From an optimization exercise on the open Yosys and OpenROAD flow, aimed at small area; shortcuts taken in it are not production practice.
Function was checked by simulation only, so behaviour that the tests miss may differ from the original.
Some runs may be left out. An edit can pass the tests and still lose a function that they never use.
Power is estimated from default activity; no workload was simulated.

==> flow/design.v <==
module IMAGE_PROCESSOR (
	PIXEL_IN,
	CLK,
	VGA_PIXEL_X,
	VGA_PIXEL_Y,
	VGA_VSYNC_NEG,
	RESET,
	RESULT
);
input	[7:0]	PIXEL_IN;
input 		CLK;
input [9:0] VGA_PIXEL_X;
input [9:0] VGA_PIXEL_Y;
input			VGA_VSYNC_NEG;
input			RESET;
output [5:0] RESULT;
reg [2:0] shape_result;
reg [2:0] color_result;
assign RESULT = {color_result, shape_result};
reg [15:0] countBLUE; 
reg [15:0] countRED; 
reg [15:0] countNULL; 
localparam [2:0] R_THRESHOLD = 3'b100;
localparam [2:0] B_THRESHOLD = 3'b100;
localparam [15:0] FRAME_THRESHOLD = 16'd15000;
localparam [15:0] R_CNT_THRESHOLD = 16'd6000; 
localparam [15:0] B_CNT_THRESHOLD = 16'd6000; 	 
reg lastsync; 
reg [7:0] lastY;  
reg [7:0] BLUE_LINE_0;
reg [7:0] BLUE_LINE_1;
reg [7:0] BLUE_LINE_2;
reg [7:0] BLUE_CNT_LINE;
reg [7:0] RED_LINE_0;
reg [7:0] RED_LINE_1;
reg [7:0] RED_LINE_2;
reg [7:0] RED_CNT_LINE;
reg BLUE_T;
reg RED_T;
reg BLUE_D;
reg RED_D;
reg BLUE_S;
reg RED_S;
always @(posedge CLK) begin 
	if(RESET) begin
		countBLUE = 16'b0;
		countRED = 16'b0;
		countNULL = 16'b0;
		BLUE_LINE_0 = 8'b0;
		BLUE_LINE_1 = 8'b0;
		BLUE_LINE_2 = 8'b0;
		RED_LINE_0 = 8'b0;
		RED_LINE_1 = 8'b0;
		RED_LINE_2 = 8'b0;
		shape_result = 3'b0;
		color_result <= 3'b0;
		lastsync = 1'b0;
		lastY = 8'b0;
	end
	else begin
	if(VGA_VSYNC_NEG) begin 
		if(PIXEL_IN[1:0] > 2'b01 && PIXEL_IN[1:0] > (PIXEL_IN[7:5] + 3'b001)  ) begin 	 
			countBLUE = countBLUE + 16'd1; 
			if ( VGA_PIXEL_Y == 6'd42) begin
				BLUE_LINE_0 = BLUE_LINE_0 + 1'b1;
				end
			if ( VGA_PIXEL_Y == 7'd72) begin
				BLUE_LINE_1 = BLUE_LINE_1 + 1'b1;
				end
			if ( VGA_PIXEL_Y == 7'd102) begin
				BLUE_LINE_2 = BLUE_LINE_2 + 1'b1;
				end
			end 
		else begin 
			countNULL = countNULL + 16'd1; 
			end
		if(PIXEL_IN[7:5] > 3'b001 && PIXEL_IN[7:5] > (PIXEL_IN[1:0] + 2'b01) ) begin 
			countRED = countRED + 16'd1; 
			if ( VGA_PIXEL_Y == 6'd42) begin
				RED_LINE_0 = RED_LINE_0 + 1'b1;
				end
			if ( VGA_PIXEL_Y == 7'd72) begin
				RED_LINE_1 = RED_LINE_1 + 1'b1;
				end
			if ( VGA_PIXEL_Y == 7'd102) begin
				RED_LINE_2 = RED_LINE_2 + 1'b1;
				end
			end 
		else begin 
			countNULL = countNULL + 16'd1; 
			end 
		BLUE_D = BLUE_LINE_1 > BLUE_LINE_0 && BLUE_LINE_1 > BLUE_LINE_2;
		RED_D = RED_LINE_1 > RED_LINE_0 && RED_LINE_1 > RED_LINE_2;
		BLUE_T = BLUE_LINE_1 > BLUE_LINE_0 && BLUE_LINE_2 > BLUE_LINE_1;
		RED_T = RED_LINE_1 > RED_LINE_0 && RED_LINE_2 > RED_LINE_1;
		if (BLUE_LINE_0 > 5'd12 && BLUE_LINE_1 > 5'd22 && BLUE_LINE_2 > 5'd22 ) begin
			if (BLUE_D) begin
				shape_result[0] = 1'b1;  
				shape_result[1] = 1'b0; 
				shape_result[2] = 1'b0;
				end
			else if (BLUE_T) begin
				shape_result[0] = 1'b0; 
				shape_result[1] = 1'b0;
				shape_result[2] = 1'b1;  
				end
			else begin
				shape_result[0] = 1'b0; 
				shape_result[1] = 1'b1;  
				shape_result[2] = 1'b0;	
				end
		end
		else if (RED_LINE_0 > 5'd12 && RED_LINE_1 > 5'd22 && RED_LINE_2 > 5'd22 ) begin
			if (RED_D) begin
				shape_result[0] = 1'b1;  
				shape_result[1] = 1'b0; 
				shape_result[2] = 1'b0;
				end
			else if (RED_T) begin
				shape_result[0] = 1'b0; 
				shape_result[1] = 1'b0;
				shape_result[2] = 1'b1;  
				end
			else begin
				shape_result[0] = 1'b0; 
				shape_result[1] = 1'b1;  
				shape_result[2] = 1'b0;
				end
		end
		else begin
				shape_result[0] = 1'b0; 
				shape_result[1] = 1'b0;
				shape_result[2] = 1'b0;
		end
		end
	if(VGA_VSYNC_NEG == 1'b0 && lastsync == 1'b1) begin  
		if(countRED > countBLUE+ 16'd4000 && countRED>countNULL && countRED>16'd4000) begin  
			color_result[0] <= 1'b1;  
			color_result[1] <= 1'b0;
			color_result[2] <= 1'b0;
			end 
		else if(countBLUE > countRED-16'd1000  && countBLUE>countNULL-16'd1000) begin 
			color_result[1] <= 1'b1;  
			color_result[0] <= 1'b0;
			color_result[2] <= 1'b0;
			end 
		else if(countNULL > countBLUE +16'd100 && countNULL > countRED + 16'd100) begin 
			color_result[2] <= 1'b1;  
			color_result[0] <= 1'b0;
			color_result[1] <= 1'b0;
			end 
		countBLUE = 16'b0; 
		countRED = 16'b0; 
		countNULL = 16'b0; 
		BLUE_LINE_0 = 8'b0;
		BLUE_LINE_1 = 8'b0;
		BLUE_LINE_2 = 8'b0;
		RED_LINE_0 = 8'b0;
		RED_LINE_1 = 8'b0;
		RED_LINE_2 = 8'b0;
		end 
	lastsync = VGA_VSYNC_NEG; 
	lastY = VGA_PIXEL_Y;
	end
end 
endmodule
==> flow/run.sh <==
#!/bin/bash
# synth_recipe.tcl (not shown) runs the flow's synth.tcl, then flattens the netlist and writes it again
# the make line also repeats each setting of config.mk as NAME=value (left out here)
make -C /OpenROAD-flow-scripts/flow DESIGN_CONFIG=/design/flow/config.mk WORK_HOME=/design/flow/orfs CLKGATE_MAP_FILE= SYNTH_SCRIPT=/design/flow/synth_recipe.tcl finish
==> flow/config.mk <==
export PLATFORM = sky130hd
export DESIGN_NAME = IMAGE_PROCESSOR
export DESIGN_NICKNAME = IMAGE_PROCESSOR
export VERILOG_FILES = /design/flow/design.v
export SDC_FILE = /design/flow/constraint.sdc
export NUM_CORES = 4
export LEC_CHECK = 0
export CAP_MARGIN = 20
export CORE_MARGIN = 2
export CORE_UTILIZATION = 40
export SLEW_MARGIN = 20
==> flow/constraint.sdc <==
create_clock -name core_clock -period 7.5 [get_ports {CLK}]
set_input_delay 1.5000 -clock core_clock [delete_from_list [all_inputs] [get_ports {CLK}]]
set_output_delay 1.5000 -clock core_clock [all_outputs]
set_load 0.01 [all_outputs]
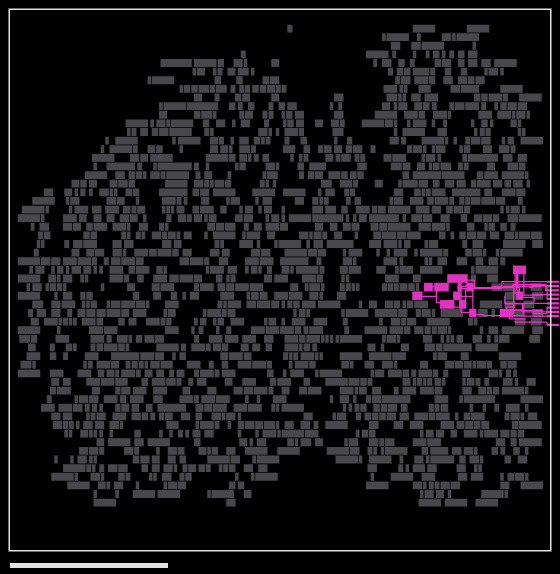
run_1/io_fan.png
Scale bar: 50 um.
color	port	bits	direction	edge	end cells	buffers	wire
magenta	`VGA_PIXEL_Y`	10	input	east	16	10	337 um

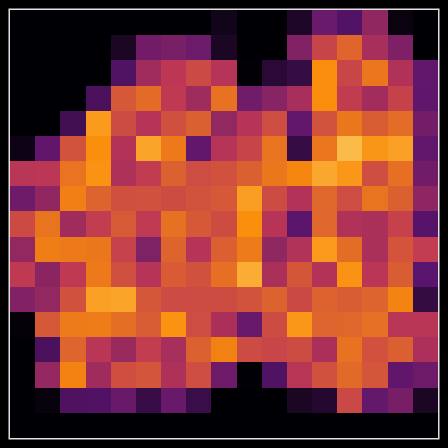
run_1/cell_density.png
The die is cut into 17 by 17 equal tiles; black is low, pale yellow is high, 0 to 100% covered.
nearly empty tiles	18%
tiles over 75% full	6.9%
fullest tile	85%
mean over tiles	41%
emptiest ninth of the die	north-west

==> flow_metrics.py, run 1 <==
metrics = {
    "floorplanning": {
        "die_area_sq_mm": 0.0290,
        "start_util": 0.409,
        "pin_count": 37,
    },
    "detailed_routing": {
        "wl_met3_mm": 1.00,
        "wl_per_cell_um": 16.1,
        "num_vias": 10100,
        "wl_mm": 29.6,
    },
    "setup_path": {
        "r2r_slack_ns": 1.87,
        "cp-start-kind": "input port",
        "slowest_delay_ns": 0.49,
        "cpMaxStageDelayCell": "or3b_2",
        "worst-path-buf-inv": 5,
        "required_ns": 7.80,
        "end_kind": "flop",
        "worstSetupEndpoint": "color_result[0]",
        "cp_max_fo": 7,
        "crit_cells": 31,
    },
    "cts": {
        "path_clk_slew_ns": 0.08,
        "htree_levels": 3,
        "cts_buffers": 9,
        "clock_path_buffers": 2,
        "clock-sinks": 103,
        "post-cts-setup-buffers": 0,
        "ctsRootBufferMaster": "clkbuf_16",
        "cts_tree": "built",
    },
    "synth": {
        "syn_nets": 1598,
        "synth_edf_count": 0,
        "ys_types": 88,
        "synth_top_area_share": 0.186,
        "synth_area_sq_mm": 0.0111,
        "synth-seq-cells": 103,
        "syn-mean-instance-area_sq_um": 7.83,
        "async_flop_share": 0,
        "netlist_instances": 1414,
        "synth_top_area_cell": "dfxtp_1",
        "synth_top_family_by_area": "simple AND/OR/NAND/NOR gates",
        "synth-simple-area-share": 0.273,
        "synth-xor-area-share": 0.144,
    },
    "place": {
        "gp_congestion": 0.911,
        "post-place-ws_ns": -0.0411,
        "placedCellCount": 1820,
        "port-buffer-count": 23,
    },
    "final_layout": {
        "n_all_inverters": 91,
        "multi_input_cells": 1162,
        "multi_input_area_sq_mm": 0.00847,
        "dominant_cells": "multi-input combinational cells",
        "clkCellAreaFrac": 0.0253,
        "clkbuf_count": 10,
        "antenna_cells": 0,
        "finish.net_count": 1643,
        "bufAreaShareNonClock": 0.0600,
        "syn_to_final_growth_pct": 11.9,
        "final-seq-area_sq_mm": 0.00206,
        "fillers": 2685,
    },
    "run": {
        "maxCapViolCount": 0,
    },
    "sta": {
        "fmax_mhz": 142,
        "timing.hold.ws_ns": 0.481,
        "finalCritPeriodShare": 0.939,
        "worstMarginPinSlew_ns": 0.839,
        "setup_tns_ns": 0,
        "setup_viol": 0,
    },
    "power_and_ir_drop": {
        "pg_clk_w": 0.000518,
        "p_sw_w": 0.000430,
        "total_power_w": 0.00137,
        "p_comb_frac": 0.207,
        "p_comb_w": 0.000284,
        "pwr-share-seq": 0.415,
        "maxPowerGroup": "registers",
        "power.density_mw_per_mm2": 111,
        "vdd_ir_drop_max_v": 0.000117,
        "switching_share": 0.313,
    },
    "global_route": {
        "grt_usage": 0.210,
        "top_usage_layer": "met2",
        "antenna_found_initial": 0,
        "grtUsageMet2": 0.369,
    },
    "run_status": {
        "status": "no timing/DRC/antenna violations",
    },
}
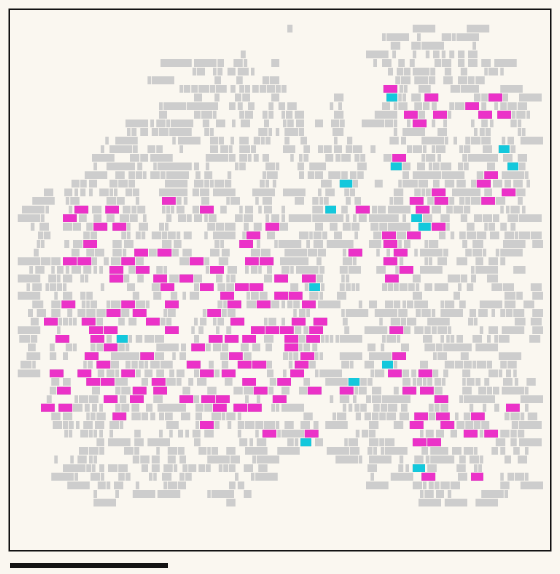
run_1/logic_types.png
Scale bar: 50 um.
color	family	cells
cyan	mux cells	14
magenta	fa/ha/maj cells	154
Non-Filler Instances: 1836
multi-input combinational area share: 0.683
commonest non-fill, non-tap cell in the layout: ha_1

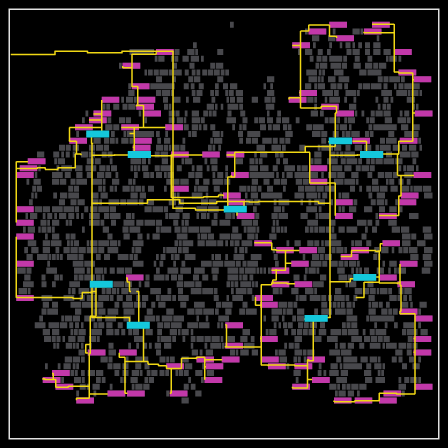
run_1/clk_routes.png
[cyan] clock drivers | count: 9
[magenta] flip-flops | count: 103
[yellow] clock wires | length: 1690 um
flops lie	all over the die
routed clock nets	10

run 1: cells in the final DEF (no fill, tap or decap), types with 17 or more instances in the layout:
cell type and instances:
dfxtp_1 103, inv_1 90, and3_1 26, nor2b_1 17
ha_1 153, o21a_1 17, buf_4 69, nand3_1 70
a21o_1 34, xnor2_1 111, o21ai_0 31, xor2_1 71
nor4_1 28, nand4_1 50, nor3_1 38, a21oi_1 51
clkdlybuf4s50_1 22, nand2_1 103, nand2b_1 22, nor2_1 141
run 1: state kept, by name, summed over array words and instances (netlist names):
signal,count
countBLUE,16
shape_result,3
color_result,3
RED_LINE_2,8
BLUE_LINE_1,8
BLUE_LINE_0,8
RED_LINE_1,8
countRED,16
RED_LINE_0,8
BLUE_LINE_2,8
countNULL,16
lastsync,1
run 1: how the worst min path moves through the flow:
stage               slack (ns)              end
floorplan                 0.48   BLUE_LINE_1[1]
global placement          0.47  shape_result[1]
detailed placement        0.47  shape_result[1]
CTS                       0.48  shape_result[1]
global route              0.50  shape_result[1]
finish                    0.48  shape_result[1]
run_1/clocks.png
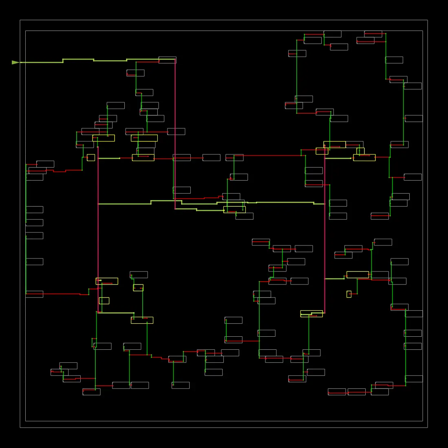

## Run 2: files that changed since run 1, shown whole
==> flow/design.v <==
module IMAGE_PROCESSOR (
	PIXEL_IN,
	CLK,
	VGA_PIXEL_X,
	VGA_PIXEL_Y,
	VGA_VSYNC_NEG,
	RESET,
	RESULT
);
input  [7:0] PIXEL_IN;
input        CLK;
input  [9:0] VGA_PIXEL_X;
input  [9:0] VGA_PIXEL_Y;
input        VGA_VSYNC_NEG;
input        RESET;
output [5:0] RESULT;
function [15:0] inc16;
	input [15:0] q;
	input        inc;
	integer i;
	reg t;
	begin
		t = inc;
		for (i = 0; i < 16; i = i + 1) begin
			inc16[i] = q[i] ^ t;
			t = t & q[i];
		end
	end
endfunction
function [7:0] inc8;
	input [7:0] q;
	input       inc;
	integer i;
	reg t;
	begin
		t = inc;
		for (i = 0; i < 8; i = i + 1) begin
			inc8[i] = q[i] ^ t;
			t = t & q[i];
		end
	end
endfunction
function [16:0] sub16;
	input [15:0] a, b;
	integer i;
	reg c;
	begin
		c = 1'b1;
		for (i = 0; i < 16; i = i + 1) begin
			sub16[i] = a[i] ^ ~b[i] ^ c;
			c = (a[i] & ~b[i]) | (c & (a[i] | ~b[i]));
		end
		sub16[16] = c;
	end
endfunction
function gt8;
	input [7:0] a, b;
	integer i;
	reg g;
	begin
		g = 1'b0;
		for (i = 0; i < 8; i = i + 1)
			g = (a[i] & ~b[i]) | (~(a[i] ^ b[i]) & g);
		gt8 = g;
	end
endfunction
wire [2:0] r = PIXEL_IN[7:5];
wire [1:0] b = PIXEL_IN[1:0];
wire blue = b[1] & ((r == 3'd0) | (r == 3'd7) | ((r == 3'd1) & b[0]));
wire red  = (r > 3'd1) && (r > {1'b0, b} + 3'd1);
wire y0 = (VGA_PIXEL_Y == 10'd42);
wire y1 = (VGA_PIXEL_Y == 10'd72);
wire y2 = (VGA_PIXEL_Y == 10'd102);
wire v = VGA_VSYNC_NEG;
reg  last;
wire frame_end = !v && last;
wire restart = v && !last;
reg [15:0] cB, cR, cN;
reg [7:0]  BL0, BL1, BL2, RL0, RL1, RL2;
reg [2:0]  color;
wire       nb0 = v & (blue ^ red);
wire       nb1 = v & !blue & !red;
wire [15:0] cN_inc;
assign cN_inc[0] = cN[0] ^ nb0;
wire        cN_c1 = (cN[0] & nb0) | nb1;
assign cN_inc[15:1] = inc16({1'b0, cN[15:1]}, cN_c1);
wire clr_c = RESET || frame_end;
wire clr_l = RESET || restart;
function [7:0] line_next;
	input [7:0] q;
	input       inc;
	begin
		line_next = clr_l ? {7'd0, inc & restart} : inc8(q, inc);
	end
endfunction
always @(posedge CLK) begin
	cB <= clr_c ? 16'd0 : inc16(cB, v & blue);
	cR <= clr_c ? 16'd0 : inc16(cR, v & red);
	cN <= clr_c ? 16'd0 : cN_inc;
	BL0 <= line_next(BL0, v & blue & y0);
	BL1 <= line_next(BL1, v & blue & y1);
	BL2 <= line_next(BL2, v & blue & y2);
	RL0 <= line_next(RL0, v & red & y0);
	RL1 <= line_next(RL1, v & red & y1);
	RL2 <= line_next(RL2, v & red & y2);
end
always @(posedge CLK) begin
	if (RESET)
		last <= 1'b0;
	else
		last <= v;
end
localparam [15:0] M1 = 16'hFFFF;
wire [16:0] sRB = sub16(cR, cB);    
wire [16:0] sRN = sub16(cR, cN);    
wire [16:0] sBN = sub16(cB, cN);    
wire [15:0] dRB = sRB[15:0], dRN = sRN[15:0], dBN = sBN[15:0];
wire geRB = sRB[16], geRN = sRN[16], geBN = sBN[16];
wire zRB = (dRB == 16'd0), zRN = (dRN == 16'd0), zBN = (dBN == 16'd0);
wire w1 = (cB >= 16'd61536);
wire k1 = (dRB > 16'd4000);
wire c_rb = w1 ? (geRB | k1) : (geRB & k1);
wire c_rn = geRN & !zRN;
wire c_r = (cR > 16'd4000);
wire w4 = (cR >= 16'd1000);
wire k4 = !zRB && (dRB < 16'd1000);
wire ge4 = !geRB | zRB;
wire c_br = w4 ? (ge4 | k4) : (ge4 & k4);
wire w5 = (cN >= 16'd1000);
wire k5 = (dBN > 16'd64536);
wire c_bn = w5 ? (geBN | k5) : (geBN & k5);
wire w6 = (cB >= 16'd65436);
wire k6 = !zBN && (dBN < 16'd65436);
wire ge6 = !geBN | zBN;
wire c_nb = w6 ? (ge6 | k6) : (ge6 & k6);
wire w7 = (cR >= 16'd65436);
wire k7 = !zRN && (dRN < 16'd65436);
wire ge7 = !geRN | zRN;
wire c_nr = w7 ? (ge7 | k7) : (ge7 & k7);
wire is_red  = c_rb && c_rn && c_r;
wire is_blue = c_br && c_bn;
wire is_null = c_nb && c_nr;
always @(posedge CLK) begin
	if (RESET)
		color <= 3'd0;
	else if (frame_end) begin
		if (is_red)
			color <= 3'b001;
		else if (is_blue)
			color <= 3'b010;
		else if (is_null)
			color <= 3'b100;
	end
end
function [2:0] shape_of;
	input [7:0] l0, l1, l2;
	begin
		if (gt8(l1, l0) && gt8(l1, l2))
			shape_of = 3'b001;
		else if (gt8(l1, l0) && gt8(l2, l1))
			shape_of = 3'b100;
		else
			shape_of = 3'b010;
	end
endfunction
wire b_ok = (BL0 > 8'd12) && (BL1 > 8'd22) && (BL2 > 8'd22);
wire r_ok = (RL0 > 8'd12) && (RL1 > 8'd22) && (RL2 > 8'd22);
wire [2:0] shape = b_ok ? shape_of(BL0, BL1, BL2) :
                   r_ok ? shape_of(RL0, RL1, RL2) : 3'b000;
assign RESULT = {color, shape};
endmodule
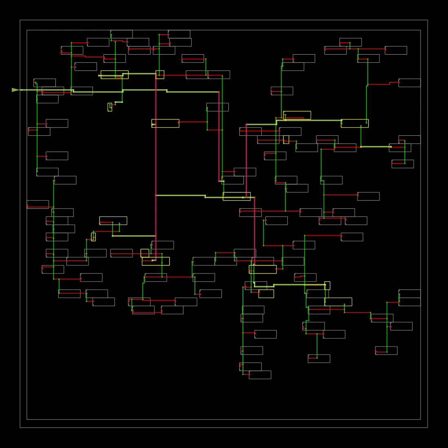
run_2/clocks.png
Num CTS Buffers: 9
Seq Cell Count: 100

==> flow_metrics.py, run 2 <==
metrics = {
    "run_status": {
        "status": "no timing/DRC/antenna violations",
    },
    "final_layout": {
        "final-seq-area_sq_mm": 0.00200,
        "bufAreaShareNonClock": 0.0341,
        "multi_input_area_share": 0.591,
        "clkCellAreaFrac": 0.0345,
        "dominant_cells": "multi-input combinational cells",
        "n_all_inverters": 104,
        "antenna_cells": 0,
        "seq_share": 0.255,
        "fillers": 1672,
        "clkbuf_count": 12,
        "final_cell_mix": "ha_1, inv_1, dfxtp_1, and3_1, and2_1",
        "finish.net_count": 949,
        "final_common_cell": "ha_1",
        "multi_input_cells": 494,
        "post-route-util": 0.456,
        "multi_input_area_sq_mm": 0.00465,
        "drive_above_1_share": 0.0580,
        "final_cells": 967,
        "stdcell_area_sq_mm": 0.00786,
        "syn_to_final_growth_pct": 11.6,
    },
    "cts": {
        "htree_levels": 3,
        "path_clk_slew_ns": 0.06,
        "postCtsHoldBufs": 0,
        "post_cts_resized": 3,
        "clock-sinks": 100,
        "cts_tree": "built",
        "post-cts-setup-buffers": 0,
        "ctsRootBufferMaster": "clkbuf_16",
        "clock_path_buffers": 2,
    },
    "synth": {
        "syn_nets": 924,
        "synth-seq-cells": 100,
        "ys_types": 61,
        "async_flop_share": 0,
        "synth_top_area_share": 0.284,
        "syn-mean-instance-area_sq_um": 9.89,
        "synth_top_area_cell": "dfxtp_1",
        "synthTopCellsByArea": "dfxtp_1, ha_1, fa_1, inv_1, and3_1",
        "yosysWarnings": 1,
        "synth_edf_count": 0,
        "netlist_instances": 712,
        "seq_area_frac_synth": 0.284,
        "synth_ff_type": "dfxtp_1",
        "synth_area_sq_mm": 0.00704,
    },
    "setup_path": {
        "slowest_delay_ns": 0.52,
        "r2r_slack_ns": 0.25,
        "path_class": "reg2reg",
        "worst-path-buf-inv": 4,
        "r2r-start": "cB[0]",
        "cp_max_fo": 2,
        "crit_cells": 25,
        "required_ns": 7.75,
        "crit_path_frequent_cell": "fa_2",
        "crit_path_start": "cB[0]",
        "end_kind": "flop",
        "crit_arrival_ns": 7.50,
        "cpMaxStageDelayCell": "fa_1",
        "cp_top_family": "adder cells",
        "cp-start-kind": "flop",
    },
    "detailed_routing": {
        "num_vias": 5021,
        "vias_per_cell": 5.19,
        "drc_errors": 0,
        "wl_mm": 14.5,
        "wl_per_cell_um": 15.0,
    },
    "hold_path": {
        "hp-class": "reg2reg",
        "min_from": "color[2]",
        "min_to": "color[2]",
        "hold_path_depth": 2,
    },
    "global_route": {
        "use_met3": 0.0374,
        "grt_overflow": 0,
        "top_usage_layer": "met2",
        "grtUsageMet2": 0.297,
        "grtUsageMet1": 0.195,
        "antenna_found_initial": 0,
        "grt_usage": 0.167,
        "grt_pass1_wl_mm": 24.5,
        "grt_pass1_vias": 5238,
    },
    "sta": {
        "fin_ws_ns": 0.250,
        "grt_setup_unrepaired": "no",
        "drv_slew": 0,
        "finalCritPeriodShare": 0.967,
        "worstMarginPinSlew_ns": 0.896,
        "post-route-min-period_ns": 7.25,
        "setup_tns_ns": 0,
        "finalHoldViolations": 0,
        "setup_viol": 0,
        "timing.hold.ws_ns": 0.467,
        "fmax_mhz": 138,
    },
    "power_and_ir_drop": {
        "total_power_w": 0.00118,
        "power.density_mw_per_mm2": 150,
        "vdd_ir_drop_max_v": 0.000111,
        "p_leak_nw": 3.68,
    },
    "floorplanning": {
        "pin_count": 37,
        "die_x_um": 137,
        "start_util": 0.408,
        "core_area_sq_mm": 0.0172,
        "nWellTaps": 225,
        "die_area_sq_mm": 0.0187,
    },
    "place": {
        "post-place-ws_ns": -0.127,
        "placedCellCount": 951,
        "dpl-instance-area_sq_mm": 0.00755,
        "gp_congestion": 0.890,
        "port-buffer-count": 23,
    },
    "run": {
        "maxCapViolCount": 0,
    },
}
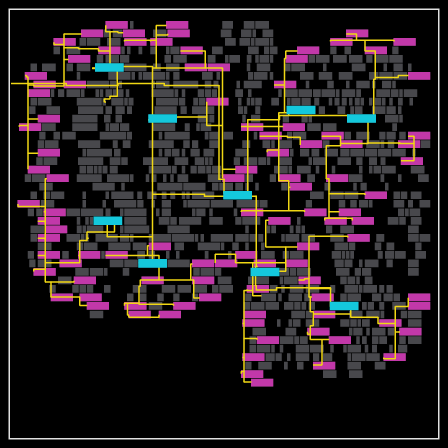
run_2/clk_routes.png
[magenta] flip-flops | count: 100
[cyan] clock drivers | count: 9
[yellow] clock wires | length: 1400 um
flops lie	all over the die
routed clock nets	10
clk_skew: 0.00880 ns
worst skew pair latency: 0.36 ns
Clock Power: 0.000438 W
clock share of power: 0.372

## run 2: cell types whose count changed after synthesis, moves of 30 or more
cell,change
xor2_1,-70
fa_1,+45
nand2_1,-78
nor3_1,-34
nand4_1,-41
nand3_1,-59
xnor2_1,-102
a21o_1,-30
nor2_1,-112
a21oi_1,-37
## run 2: logic make-up (layout without fill, tap and decap cells)
kind of cell | count (synthesis) | count (layout) | synth area share
AOI/OAI and AO/OA | 94 | 94 | 0.0963
and+or+nand+nor | 208 | 208 | 0.173
adders and majority gates | 182 | 182 | 0.371
buffers and inverters | 118 | 148 | 0.0629
DFF | 100 | 100 | 0.284
xor gates and xnor gates | 10 | 10 | 0.0124
## run 2: report_power, final
| group | switching, W | internal (W) |
|---|---|---|
| Clock | 0.000205 | 0.000233 |
| Sequential | 0.00000239 | 0.000534 |
| Combinational | 0.000107 | 0.0000969 |
## run 2: worst max-delay path by stage
stage	end	slack (ns)
finish	color[0]	0.25
global route	color[0]	0.02
CTS	color[0]	0.004
detailed placement	color[0]	-0.13
global placement	color[0]	-0.05
floorplan	color[0]	0.23
## run 2: layer usage
layer  vias up  part of all wire
li1       2524                 -
met1      2404              0.44
met2        67              0.50
met3        26             0.031
met4         0             0.022
met5         -                 0
run_2/cell_density.png
The die is cut into 14 by 14 equal tiles; black is low, pale yellow is high, 0 to 100% covered.
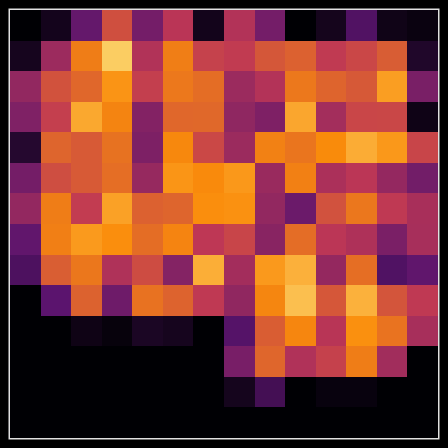

--- run 3 (diff from run 2) ---
--- a/flow/design.v
+++ b/flow/design.v
@@ -60,14 +60,39 @@
 	begin
 		g = 1'b0;
 		for (i = 0; i < 8; i = i + 1)
-			g = (a[i] & ~b[i]) | (~(a[i] ^ b[i]) & g);
+			g = (a[i] & ~b[i]) | (g & (a[i] | ~b[i]));
 		gt8 = g;
+	end
+endfunction
+function cmp16k;
+	input [15:0] x;
+	input [15:0] k;
+	input        ge;
+	integer i;
+	reg g;
+	begin
+		g = ge;
+		for (i = 0; i < 16; i = i + 1)
+			g = k[i] ? (x[i] & g) : (x[i] | g);
+		cmp16k = g;
+	end
+endfunction
+function cmp8k;
+	input [7:0] x;
+	input [7:0] k;
+	integer i;
+	reg g;
+	begin
+		g = 1'b0;
+		for (i = 0; i < 8; i = i + 1)
+			g = k[i] ? (x[i] & g) : (x[i] | g);
+		cmp8k = g;
 	end
 endfunction
 wire [2:0] r = PIXEL_IN[7:5];
 wire [1:0] b = PIXEL_IN[1:0];
 wire blue = b[1] & ((r == 3'd0) | (r == 3'd7) | ((r == 3'd1) & b[0]));
-wire red  = (r > 3'd1) && (r > {1'b0, b} + 3'd1);
+wire red  = r[2] ? (r[1] | r[0] | !(b[1] & b[0])) : (r[1] & !b[1] & (r[0] | !b[0]));
 wire y0 = (VGA_PIXEL_Y == 10'd42);
 wire y1 = (VGA_PIXEL_Y == 10'd72);
 wire y2 = (VGA_PIXEL_Y == 10'd102);
@@ -116,25 +141,25 @@
 wire [16:0] sBN = sub16(cB, cN);    
 wire [15:0] dRB = sRB[15:0], dRN = sRN[15:0], dBN = sBN[15:0];
 wire geRB = sRB[16], geRN = sRN[16], geBN = sBN[16];
-wire zRB = (dRB == 16'd0), zRN = (dRN == 16'd0), zBN = (dBN == 16'd0);
-wire w1 = (cB >= 16'd61536);
-wire k1 = (dRB > 16'd4000);
+wire zRB = ~|dRB, zRN = ~|dRN, zBN = ~|dBN;
+wire w1 = cmp16k(cB, 16'd61536, 1'b1);
+wire k1 = cmp16k(dRB, 16'd4000, 1'b0);
 wire c_rb = w1 ? (geRB | k1) : (geRB & k1);
 wire c_rn = geRN & !zRN;
-wire c_r = (cR > 16'd4000);
-wire w4 = (cR >= 16'd1000);
-wire k4 = !zRB && (dRB < 16'd1000);
+wire c_r = cmp16k(cR, 16'd4000, 1'b0);
+wire w4 = cmp16k(cR, 16'd1000, 1'b1);
+wire k4 = !zRB && !cmp16k(dRB, 16'd1000, 1'b1);
 wire ge4 = !geRB | zRB;
 wire c_br = w4 ? (ge4 | k4) : (ge4 & k4);
-wire w5 = (cN >= 16'd1000);
-wire k5 = (dBN > 16'd64536);
+wire w5 = cmp16k(cN, 16'd1000, 1'b1);
+wire k5 = cmp16k(dBN, 16'd64536, 1'b0);
 wire c_bn = w5 ? (geBN | k5) : (geBN & k5);
-wire w6 = (cB >= 16'd65436);
-wire k6 = !zBN && (dBN < 16'd65436);
+wire w6 = cmp16k(cB, 16'd65436, 1'b1);
+wire k6 = !zBN && !cmp16k(dBN, 16'd65436, 1'b1);
 wire ge6 = !geBN | zBN;
 wire c_nb = w6 ? (ge6 | k6) : (ge6 & k6);
-wire w7 = (cR >= 16'd65436);
-wire k7 = !zRN && (dRN < 16'd65436);
+wire w7 = cmp16k(cR, 16'd65436, 1'b1);
+wire k7 = !zRN && !cmp16k(dRN, 16'd65436, 1'b1);
 wire ge7 = !geRN | zRN;
 wire c_nr = w7 ? (ge7 | k7) : (ge7 & k7);
 wire is_red  = c_rb && c_rn && c_r;
@@ -163,8 +188,8 @@
 			shape_of = 3'b010;
 	end
 endfunction
-wire b_ok = (BL0 > 8'd12) && (BL1 > 8'd22) && (BL2 > 8'd22);
-wire r_ok = (RL0 > 8'd12) && (RL1 > 8'd22) && (RL2 > 8'd22);
+wire b_ok = cmp8k(BL0, 8'd12) && cmp8k(BL1, 8'd22) && cmp8k(BL2, 8'd22);
+wire r_ok = cmp8k(RL0, 8'd12) && cmp8k(RL1, 8'd22) && cmp8k(RL2, 8'd22);
 wire [2:0] shape = b_ok ? shape_of(BL0, BL1, BL2) :
                    r_ok ? shape_of(RL0, RL1, RL2) : 3'b000;
 assign RESULT = {color, shape};
--- a/flow/config.mk
+++ b/flow/config.mk
@@ -7,5 +7,7 @@
 export LEC_CHECK = 0
 export CAP_MARGIN = 20
 export CORE_MARGIN = 2
-export CORE_UTILIZATION = 40
+export CORE_UTILIZATION = 60
+export CTS_BUF_LIST = sky130_fd_sc_hd__clkbuf_8
+export CTS_CLUSTER_SIZE = 30
 export SLEW_MARGIN = 20
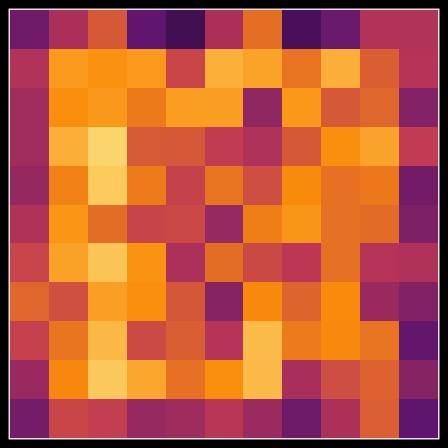
run_3/cell_density.png
The die is cut into 11 by 11 equal tiles; black is low, pale yellow is high, 0 to 100% covered.
mean over tiles	59%
densest ninth of the die	west
fullest tile	91%
tiles over 75% full	24%
initial core utilization: 0.613
Core Util, Final: 0.666
Core ar.: 0.0108 sq mm

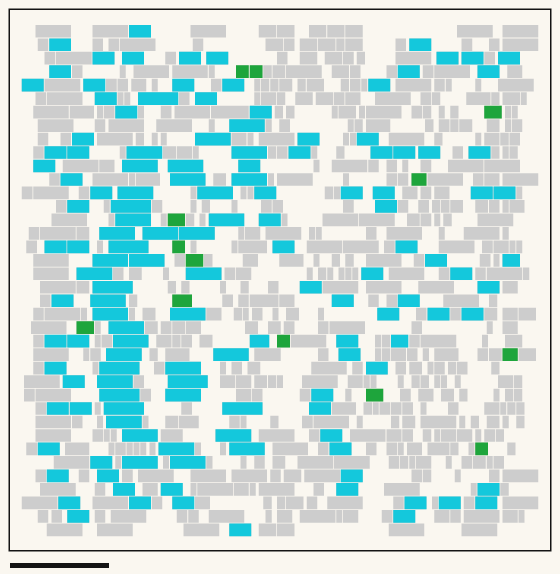
run_3/logic_types.png
Scale bar: 20 um.
color	family	cells
green	non-inverting ao/oa cells	13
cyan	fa/ha/maj cells	138
commonest non-fill, non-tap cell in the layout: dfxtp_1
multi-input combinational area share: 0.601
Non-Filler Instances: 852

==> flow_metrics.py, run 3 <==
metrics = {
    "run_status": {
        "status": "no timing/DRC/antenna violations",
    },
    "detailed_routing": {
        "wl_per_cell_um": 15.5,
        "wl_mm": 13.2,
        "num_vias": 4846,
        "wl_met3_um": 296,
        "vias_per_cell": 5.69,
        "drc_errors": 0,
        "wl_met2_mm": 7.09,
        "met1_length_mm": 5.56,
    },
    "hold_path": {
        "min_to": "color[0]",
        "hp-class": "reg2reg",
        "hold_path_depth": 2,
        "min_from": "color[0]",
    },
    "cts": {
        "clock-sinks": 100,
        "cts_tree": "built",
        "clock_latency_ns": 0.39,
        "ctsRootBufferMaster": "clkbuf_8",
        "htree_levels": 3,
        "clock_path_buffers": 2,
    },
    "synth": {
        "syn_nets": 850,
        "netlist_instances": 684,
        "synth-seq-cells": 100,
        "synth-xor-area-share": 0.0119,
        "synth_top_family_by_area": "adder cells",
        "synth-compound-area-share": 0.122,
        "yosysWarnings": 1,
        "synth_ff_type": "dfxtp_1",
        "synth_top_area_cell": "dfxtp_1",
        "synth_top_area_share": 0.303,
        "ys_types": 65,
        "syn-mean-instance-area_sq_um": 9.67,
        "synth_mux_area_frac": 0,
        "synth-simple-area-share": 0.201,
        "seq_area_frac_synth": 0.303,
        "async_flop_share": 0,
        "synth_edf_count": 0,
        "synth-adder-area-share": 0.311,
    },
    "power_and_ir_drop": {
        "total_power_w": 0.000981,
        "p_int_w": 0.000718,
        "p_leak_nw": 3.22,
        "pwr-share-seq": 0.546,
        "power.density_mw_per_mm2": 137,
        "switching_share": 0.268,
        "clock_power_share": 0.297,
        "p_sw_w": 0.000263,
        "p_comb_frac": 0.156,
        "maxPowerGroup": "registers",
        "seq-power_w": 0.000536,
    },
    "global_route": {
        "top_usage_layer": "met2",
        "grtUsageMet1": 0.274,
        "use_met3": 0.0448,
        "antenna_found_initial": 0,
        "grt_overflow": 0,
        "grt_pass1_vias": 4750,
        "grtUsageMet2": 0.448,
        "grt_usage": 0.241,
    },
    "setup_path": {
        "worstSetupEndpoint": "color[2]",
        "path_class": "reg2reg",
        "crit_cells": 28,
        "slowest_delay_ns": 0.51,
        "cp_max_fo": 3,
        "worst-path-buf-inv": 5,
        "cpMaxStageDelayCell": "fa_1",
        "crit_path_frequent_cell": "fa_1",
        "cp_top_family": "adder cells",
        "r2r-start": "cR[0]",
        "crit_path_start": "cR[0]",
        "r2r_slack_ns": 0.29,
        "cp-start-kind": "flop",
        "crit_arrival_ns": 7.47,
        "required_ns": 7.76,
    },
    "final_layout": {
        "antenna_cells": 0,
        "stdcell_area_sq_mm": 0.00719,
        "drive_above_1_share": 0.0534,
        "finish.net_count": 876,
        "final_cell_mix": "dfxtp_1, ha_1, and2_1, inv_1, fa_1",
        "syn_to_final_growth_pct": 8.62,
    },
    "sta": {
        "drv_slew": 0,
        "finalCritPeriodShare": 0.962,
        "fin_ws_ns": 0.288,
        "worstMarginPinSlew_ns": 0.691,
        "post-route-min-period_ns": 7.21,
        "setup_viol": 0,
        "finalHoldViolations": 0,
    },
    "place": {
        "post-place-ws_ns": 0.0728,
    },
    "floorplanning": {
        "die_area_sq_mm": 0.0119,
    },
}
==> run 3: cell count changes after synthesis, sizes merged, moves of 5 or more <==
cell and change:
o21a -8, ha -46, and3 -46, nor2b +12, nor2 +6, nand2b +10
o21ai +13, a21oi +8, and3b -5, and2 +42, inv -26
==> run 3: repair_timing <==
item                       CTS  global route
hold buffers                 0             0
setup buffers                0             1
setup endpoints to repair    0             3
gates resized for setup      0            13
==> run 3: kinds of logic (layout without fill, tap and decap cells) <==
| logic type | after synthesis | count (layout) |
|---|---|---|
| xor gates and xnor gates | 9 | 9 |
| AOI/OAI and AO/OA | 117 | 117 |
| DFF | 100 | 100 |
| buffers and inverters | 89 | 117 |
| adders and majority gates | 138 | 138 |
| and+or+nand+nor | 231 | 231 |
==> run 3: final cells by class <==
cell class | instances | area [sq um]
inverter | 78 | 293
tap | 140 | 175
clock inverter | 4 | 21.3
fill | 910 | 3610
timing repair buffer | 26 | 253
multi-input combinational | 495 | 4320
sequential | 100 | 2000
clock buffer | 9 | 124
==> run 3: per-stage QoR <==
stage	std cells	hold WS (ns)
detailed placement	838	0.498
floorplan	684	0.483
global placement	838	0.475
finish	852	0.505
global route	852	0.540
CTS	851	0.512
run_3/clocks.png
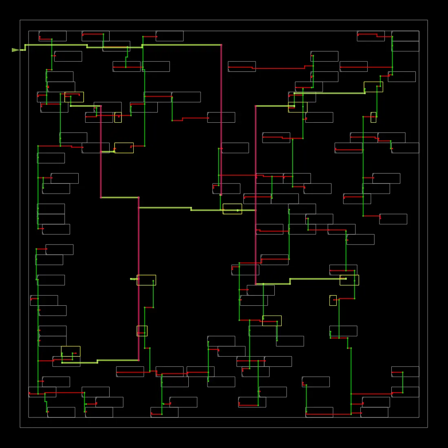

--- run 4 (diff from run 3) ---
--- a/flow/config.mk
+++ b/flow/config.mk
@@ -7,7 +7,5 @@
 export LEC_CHECK = 0
 export CAP_MARGIN = 20
 export CORE_MARGIN = 2
-export CORE_UTILIZATION = 60
-export CTS_BUF_LIST = sky130_fd_sc_hd__clkbuf_8
-export CTS_CLUSTER_SIZE = 30
+export CORE_UTILIZATION = 40
 export SLEW_MARGIN = 20
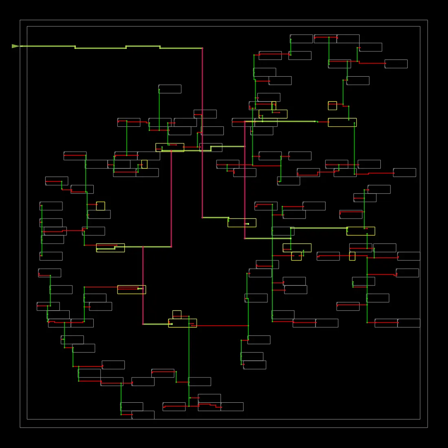
run_4/clocks.png
clk sink count: 100
Clock Power: 0.000427 W
worst skew pair latency: 0.35 ns

==> flow_metrics.py, run 4 <==
metrics = {
    "hold_path": {
        "hp-class": "reg2reg",
    },
    "final_layout": {
        "buffers_excl_clock": 26,
        "post-route-util": 0.452,
        "multi_input_area_sq_mm": 0.00430,
        "drive_above_1_share": 0.0517,
        "finish.net_count": 876,
        "clkbuf_count": 10,
        "dominant_cells": "multi-input combinational cells",
        "antenna_cells": 0,
        "bufAreaShareNonClock": 0.0342,
        "stdcell_area_sq_mm": 0.00739,
        "multi_input_cells": 495,
        "clkCellAreaFrac": 0.0365,
        "final_common_cell": "dfxtp_1",
    },
    "synth": {
        "netlist_instances": 684,
        "async_flop_share": 0,
        "synth_mux_area_frac": 0,
        "ys_types": 65,
        "synth-adder-area-share": 0.311,
        "synth_ff_type": "dfxtp_1",
        "synth-xor-area-share": 0.0119,
        "seq_area_frac_synth": 0.303,
    },
    "setup_path": {
        "crit_arrival_ns": 7.36,
        "worst-path-buf-inv": 4,
        "crit_path_frequent_cell": "fa_1",
        "cp_top_family": "adder cells",
        "slowest_delay_ns": 0.48,
        "required_ns": 7.73,
        "path_class": "reg2reg",
    },
    "floorplanning": {
        "nWellTaps": 220,
    },
    "power_and_ir_drop": {
        "p_leak_nw": 3.26,
        "clock_power_share": 0.382,
        "total_power_w": 0.00112,
        "p_int_w": 0.000830,
        "power.density_mw_per_mm2": 151,
    },
    "run_status": {
        "status": "no timing/DRC/antenna violations",
    },
    "cts": {
        "clock_path_buffers": 2,
        "postCtsHoldBufs": 0,
    },
    "detailed_routing": {
        "wl_mm": 13.3,
    },
    "place": {
        "post-place-ws_ns": 0.210,
        "placedCellCount": 918,
    },
    "sta": {
        "worstMarginPinSlew_ns": 0.478,
    },
    "global_route": {
        "grtUsageMet1": 0.184,
    },
}
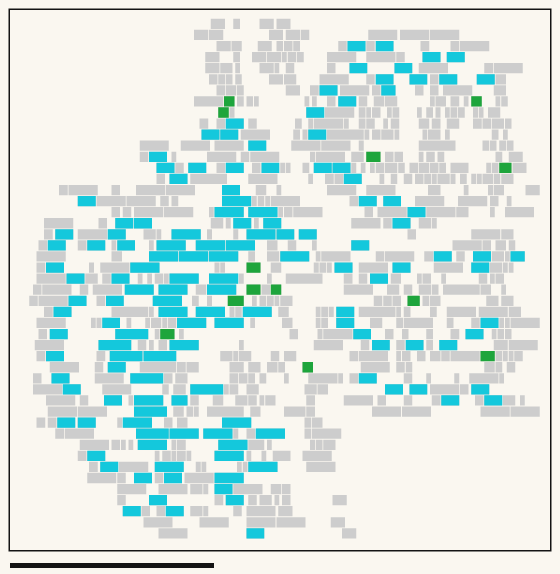
run_4/logic_types.png
Scale bar: 50 um.
color	family	cells
green	non-inverting ao/oa cells	13
cyan	fa/ha/maj cells	138

-- run 4: cell count changes in the layout (fill, tap and decap cells not counted) --
cell        previous run  this run
clkbuf_1               0         1
clkbuf_16              0         9
clkbuf_8               9         0
clkinv_4               0         1
clkinvlp_4             1         3
dfxtp_1               99       100
dfxtp_2                1         0
fa_1                  36        37
fa_2                   9         8
inv_1                 77        76
nor4bb_1               0         1
nor4bb_2               1         0
o41ai_1                0         1
o41ai_2                1         0
-- run 4: final timing paths --
path,startpoint,endpoint,slack (ns)
max,cR[0],color[2],0.37
min,color[0],color[0],0.50
max reg2reg,cR[0],color[2],0.37
min reg2reg,color[0],color[0],0.50
-- run 4: power groups by stage --
stage / Combinational (W) / Sequential [W] / Clock (W)
2_1_floorplan: 0.000100 / 0.000548 / 0
3_3_place_gp: 0.000144 / 0.000548 / 0
3_5_place_dp: 0.000148 / 0.000548 / 0
4_1_cts: 0.000149 / 0.000536 / 0.000442
5_1_grt: 0.000172 / 0.000536 / 0.000468
6_report: 0.000154 / 0.000536 / 0.000427
-- run 4: timing repair --
item | in CTS | in global routing
gates resized for setup | 0 | 9
setup buffers | 0 | 1
setup endpoints to repair | 0 | 3

port drivers added, routing unchanged:
The flow's constraints put no driver on any port. The routed layouts listed below were extracted and timed again, unchanged, in two steps.
Step 1 assumes that a clkbuf_16 drives the clock port and a buf_2 every other input.
Step 2 also shifts input and output timing later by t, the mid clock arrival at the registers, as if the neighbouring blocks saw the same clock.
a / b / c = ideal / step 1 / step 2; a / b = the first two.
run | t, ns | setup slack, ns | pins driven straight from the clock port
run 1 | 0.417 | 0.456 / 0.472 / 0.055 | 1
run 2 | 0.393 | 0.250 / 0.250 / 0.250 | 1
run 3 | 0.417 | 0.288 / 0.288 / 0.288 | 1
run 4 | 0.389 | 0.366 / 0.366 / 0.366 | 1
After both steps every run listed still meets setup and hold. For run 1, which loses most, drivers alone change the setup slack by +0.016 ns; drivers and shift together by -0.401 ns.
